Source: an optimization exercise on an open RTL-to-GDS flow (aim: small area, a short achievable clock period and few clock cycles per item). Production flows keep margins and buffers that such runs may drop.
At most, simulation tests tie the RTL to the original design; equivalence was not proved.
Some runs may be left out. An edit can pass the tests and still lose a function that they never use.
The RTL of run 2 was laid out without a check of its function.

==> flow/design.v <==
module booth_multiplier #(
    parameter N = 32
) (
    input clk,
    input start,
    input signed [N-1:0] multiplicand,
    input signed [N-1:0] multiplier,
    output reg signed [2*N-1:0] product,
    output reg done
);
    always @(posedge clk) begin
        if (start) begin
            product <= multiplicand * multiplier;
            done <= 1'b1;
        end
    end
endmodule
==> flow/run.sh <==
#!/bin/bash
# synth_recipe.tcl (not shown) runs the flow's synth.tcl, then flattens the netlist and writes it again
# the make line also repeats each setting of config.mk as NAME=value (left out here)
make -C /OpenROAD-flow-scripts/flow DESIGN_CONFIG=/design/flow/config.mk WORK_HOME=/design/flow/orfs CLKGATE_MAP_FILE= SYNTH_SCRIPT=/design/flow/synth_recipe.tcl finish
==> flow/config.mk <==
export PLATFORM = sky130hd
export DESIGN_NAME = booth_multiplier
export DESIGN_NICKNAME = booth_multiplier
export VERILOG_FILES = /design/flow/design.v
export SDC_FILE = /design/flow/constraint.sdc
export NUM_CORES = 4
export LEC_CHECK = 0
export CAP_MARGIN = 20
export CORE_MARGIN = 2
export CORE_UTILIZATION = 40
export SLEW_MARGIN = 20
==> flow/constraint.sdc <==
create_clock -name core_clock -period 4.5 [get_ports {clk}]
set_input_delay 0.9000 -clock core_clock [delete_from_list [all_inputs] [get_ports {clk}]]
set_output_delay 0.9000 -clock core_clock [all_outputs]
set_load 0.01 [all_outputs]
run_1/port_trees.png
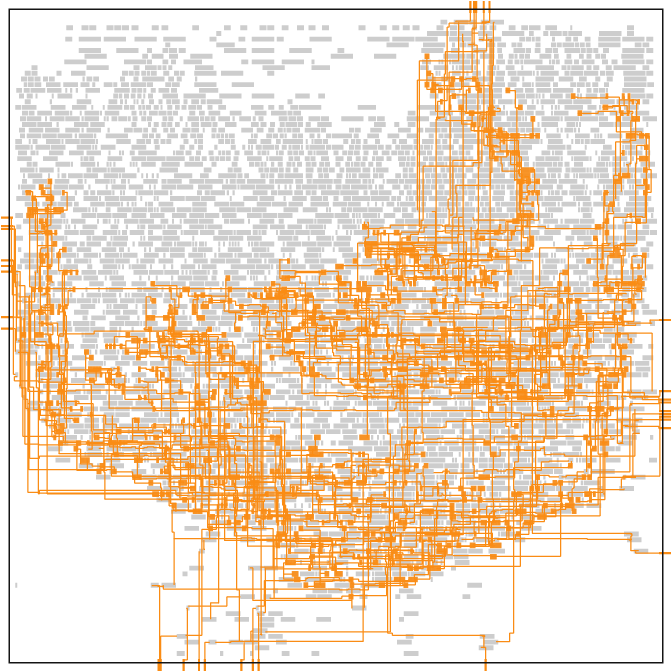
Orange shows `multiplier`, bits 32, direction input, edge 10 right, 9 bottom, 8 left, 5 top, end cells 1001, wire 27.9 mm.
port bufs: 129
Ports: 131

run_1/m1.png
The bar under the picture is 100 um long. Supply wires on this layer in gray.
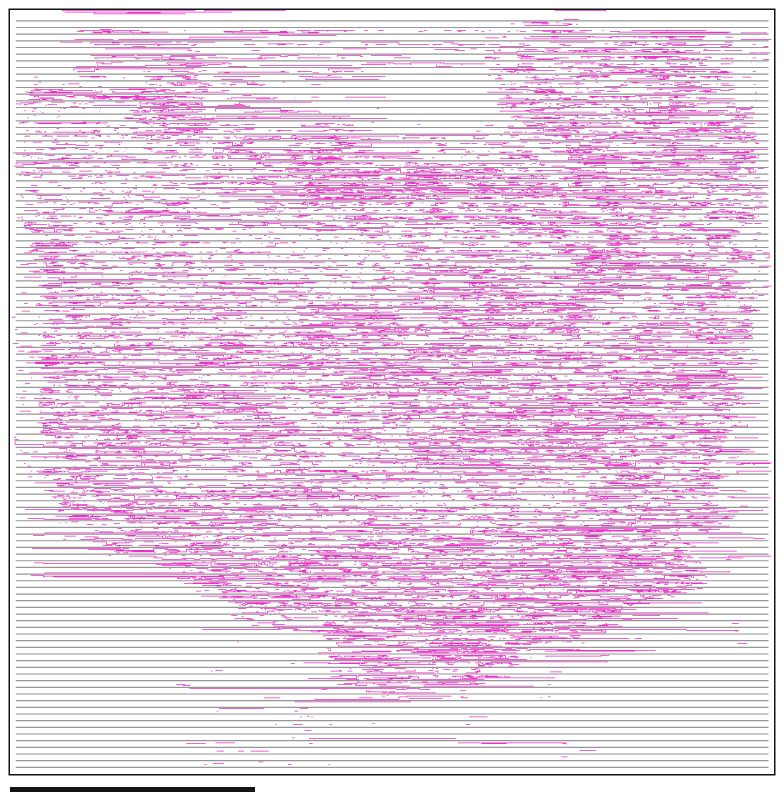
5364 nets have wire on it. The wires run mostly horizontal. The layer carries 44.7 mm of wire.

run_1/placed.png
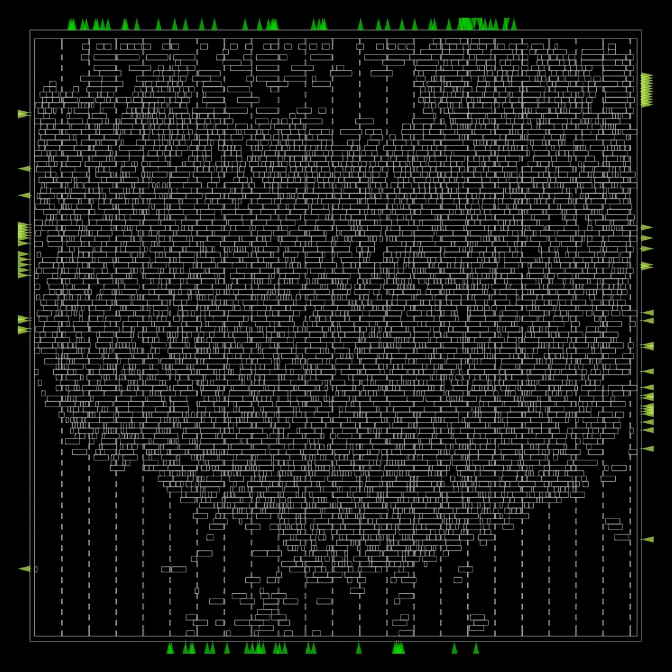
Filler Cell Count: 8057
final core occ: 55.4%
inserted tap cell count: 1254
Placement Rows: 112

==> flow_results.org, run 1 <==
** Drt
- Detailed routing placed a total of 8860 um of wire on met3.
- After detailed routing, the met2 layer carries 64700 um of wire.
- For this block, the routed nets add up to 127000 um of wire.
- In the final routed layout, each cell accounts on average for 21.7 um.
- Number of iterations in the first detailed-routing pass :: 5
- Dividing the detail-routed via count by the number of cells gives 5.05.
- The detailed router placed 29400 vias in this run.
- The highest layer touched by signal routing is met5.

** Logic synthesis
- Counting flops and latches in the post-synthesis netlist gives 64.
- Main combinational cell family by area after synthesis :: adder cells
- Mean Syn Cell Area :: 9.75 um^2
- Summing the areas of all xor and xnor instances in the mapped netlist gives 1.73% of the synthesized area.
- The commonest cells after synthesis are fa_1, inv_1, and2_1.
- The most used flip-flop cell after synthesis is edfxtp_1.
- Sequential cells were found to cover 5.07% of the synthesized design area.

** Run status
- The flow ran to the end, but the layout failed its checks.
- SO Faults :: setup timing

** GRT
- Antenna violations before repair :: 7
- Met2 track demand over resource :: 47.5%
- GRT met1 Usage :: 30.8%
- Global routing used 27.0% of the available tracks.
- The number of global-route vias before repair is 33800.

** Floorplan
- Core Footprint :: 0.0936 mm^2
- For this configuration, the core starts out at a cell density of 40.5%.
- The die is 312 um wide.

** Worst setup path
- Required time at the endpoint of the critical path :: 4.59 ns
- Startpoint of the most critical setup path :: multiplicand[31]
- Along the worst path, the maximum fanout reaches 6.
- On the critical path, the stage with the largest delay is an instance of fa_2.
- Counting both buffers and inverters, the worst setup path holds a total of 10.

** Finish
- After layout, the buffer instance count without clock buffers stands at 869.
- Combined area of the multi-input logic cells :: 0.0342 mm^2
- By area, the class that comes first in the final layout consists of multi-input combinational cells.
- Biggest register :: product
- For this run, the post-layout net count is 5897.
- #MultiIn Comb :: 2669
- Cells with a size suffix above 1 make up 29.3% of the layout.
- Leading registers by flop count :: product x64
- The register with the most flip-flops in the layout has 64 of them.
- Post-route standard cell area excluding fillers :: 0.0518 mm^2

** Timing
- Slack of the critical path :: -3.34 ns
- Setup TNS :: -149.93 ns
- Setup violations remaining at the end of the flow were counted as 58.
- Measured against its own limit, the worst slew margin works out to 38.7%.
- Hold WS :: 1.15 ns

** Placed design
- Before CTS, the worst setup slack after placement is -4.29 ns.

** Run
- Count of max-cap constraint violations :: 0

** Clock network
- In this run the post-CTS setup repair buffer count came out at 190.
- Worst-path clk slew :: 0.06 ns

** Min path
- The worst hold path begins at multiplier[0].
- Worst Hold Path Cells :: 3
- Type of the tightest min-delay check :: primary input to flop
Testbench counts for the RTL of run 1, summed over its fixed seeds: cycles 2,400, items 2,400.
--- run 2: outline of the changes from run 1 ---
flow/design.v: 17 -> 1665 lines; modules unchanged: 0
  booth_multiplier: edited, 17 -> 1665 lines
run_2/gates.png
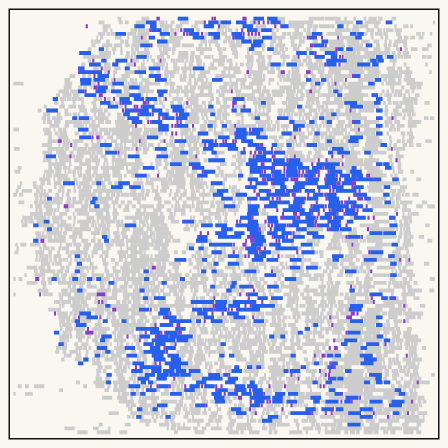
Blue shows fa/ha/maj cells, cells 658. Purple shows inv cells, cells 425.
most common library cell in the layout ignoring fill and taps: buf_4
share of cell area taken by multi-input logic gates: 61.8%
non-filler cells in the finished layout: 6724

run_2/placed.png
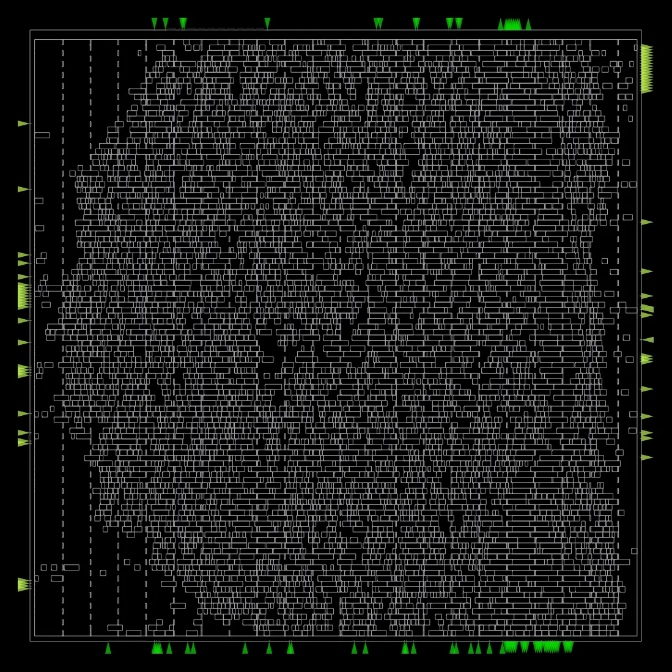
Core Footprint: 0.0888 mm^2
Placement Rows: 109
final core occ: 57.7%
Seq cells: 125
inserted tap cell count: 1165

==> run 2 against run 1 <==
  * Still fails the layout checks on setup timing
  * Fmax grew 62%
  * Sequential share of layout area grew 3.6 points
  * Critical path type unchanged
  * Critical endpoint is now acc_c[32]
  * Cell count grew 15%
  * Worst hold slack lost 0.23 ns
  * Core utilization grew 2.3 points
  * Non-clock buffer count grew 392
==> flow_results.org, run 2 <==
** Timing
- Final count of negative-setup-slack endpoints :: 43 (was 58)
- The final-layout setup total negative slack is -6.72 ns (was -149.93 ns).
- The worst slack on hold paths came to 0.924 ns (was 1.15 ns).
- The worst max-slew margin expressed relative to the limit came to 53.1% (was 38.7%).
- The worst path setup slack after routing is -0.324 ns (was -3.34 ns).

** Floorplan
- Die width :: 304 um (was 312 um)
- Initial standard-cell utilization of the core :: 40.5% (about the same)

** Finish
- Post-route standard cell area excluding fillers :: 0.0512 mm^2 (was 0.0518 mm^2)
- The register with the most flip-flops is acc_s (was product).
- The area taken by multi-input logic gates is 0.0317 mm^2 (was 0.0342 mm^2).
- The final-stage net count was 6154 (was 5897).
- #MultiIn Comb :: 3717 (was 2669)
- Filler Cell Count :: 7924 (was 8057)
- The number of non-clock buffers came to 1261 (was 869).
- Flip-flop count of the largest register, all copies and words added :: 63 (was 64)
- Fraction of layout instances using a drive strength above 1 :: 37.3% (was 29.3%)
- Leading registers by flop count :: acc_s x63, acc_c x62 (was product x64)

** Worst setup path
- Startpoint of the most critical setup path :: multiplier[11] (was multiplicand[31])
- Worst Path Max Fanout :: 6 (unchanged)
- Required time at the endpoint of the critical path :: 4.66 ns (was 4.59 ns)
- The cell with the largest stage delay on the worst path is fa_2 (unchanged).
- The buffers plus inverters on the worst setup path came to 9 (was 10).

** Clock network
- Worst-path clk slew :: 0.06 ns (about the same)
- The count of buffers added by post-CTS timing repair for setup came to 117 (was 190).

** Drt
- The number of vias in the routed layout was 42100 (was 29400).
- The iteration count of the initial detailed-routing pass came to 9 (was 5).
- Via density per instance :: 6.26 (was 5.05)
- The total length of routed wires is 173000 um (was 127000 um).

** Logic synthesis
- Commonest cells post-synth: nand2_1, a21oi_1, clkbuf_1 (was fa_1, inv_1, and2_1).
- Post-synthesis register bit count :: 125 (was 64)
- The dominant register cell in the synthesized netlist is edfxtp_1 (unchanged).
- The xor and xnor area share after synthesis is 2.97% (was 1.73%).

** Run status
- Status: complete, but fails checks (unchanged).
- SO Faults: setup timing (unchanged).

** Min path
- The worst hold path stage count was 1 (was 3).
- Type of the tightest min-delay check :: primary input to flop (unchanged)

** GRT
- Met2 track demand over resource :: 53.5% (was 47.5%)
- The number of global-route vias before repair was 39100 (was 33800).
- The total global routing track utilization came to 36.0% (was 27.0%).
- GRT met1 Usage :: 50.6% (was 30.8%)

** Placed design
- The post-place setup slack is -1.53 ns (was -4.29 ns).
- The port buffer count was 129 (unchanged).

** Run
- The number of max-cap violations was 0 (unchanged).

## what the ideal ports hide
How much do the figures lean on ideal ports? The routed layouts below were timed once more, with nothing changed but the port constraints. Step 1: set_driving_cell puts a clkbuf_16 on clk and a buf_2 on each other input, an assumption about the parent block. Step 2 moves the port delays by t, midway between the first and last clock arrival at a register: inputs arrive t later, outputs are due t later. That takes back most of the time a late clock gives input paths. Slacks: ideal / step 1 / step 2; pairs: ideal / step 1.
| run | t, ns | slack for setup (ns) | clock arrival spread, ns | cell pins on the clock port's net |
|---|---|---|---|---|
| run 1 | 0.394 | -3.337 / -3.334 / -3.728 | 0.016 / 0.015 | 1 |
| run 2 | 0.478 | -0.324 / -0.426 / -0.905 | 0.013 / 0.013 | 1 |
For run 2, which loses most, drivers alone change the setup slack by -0.102 ns; drivers and shift together by -0.581 ns.
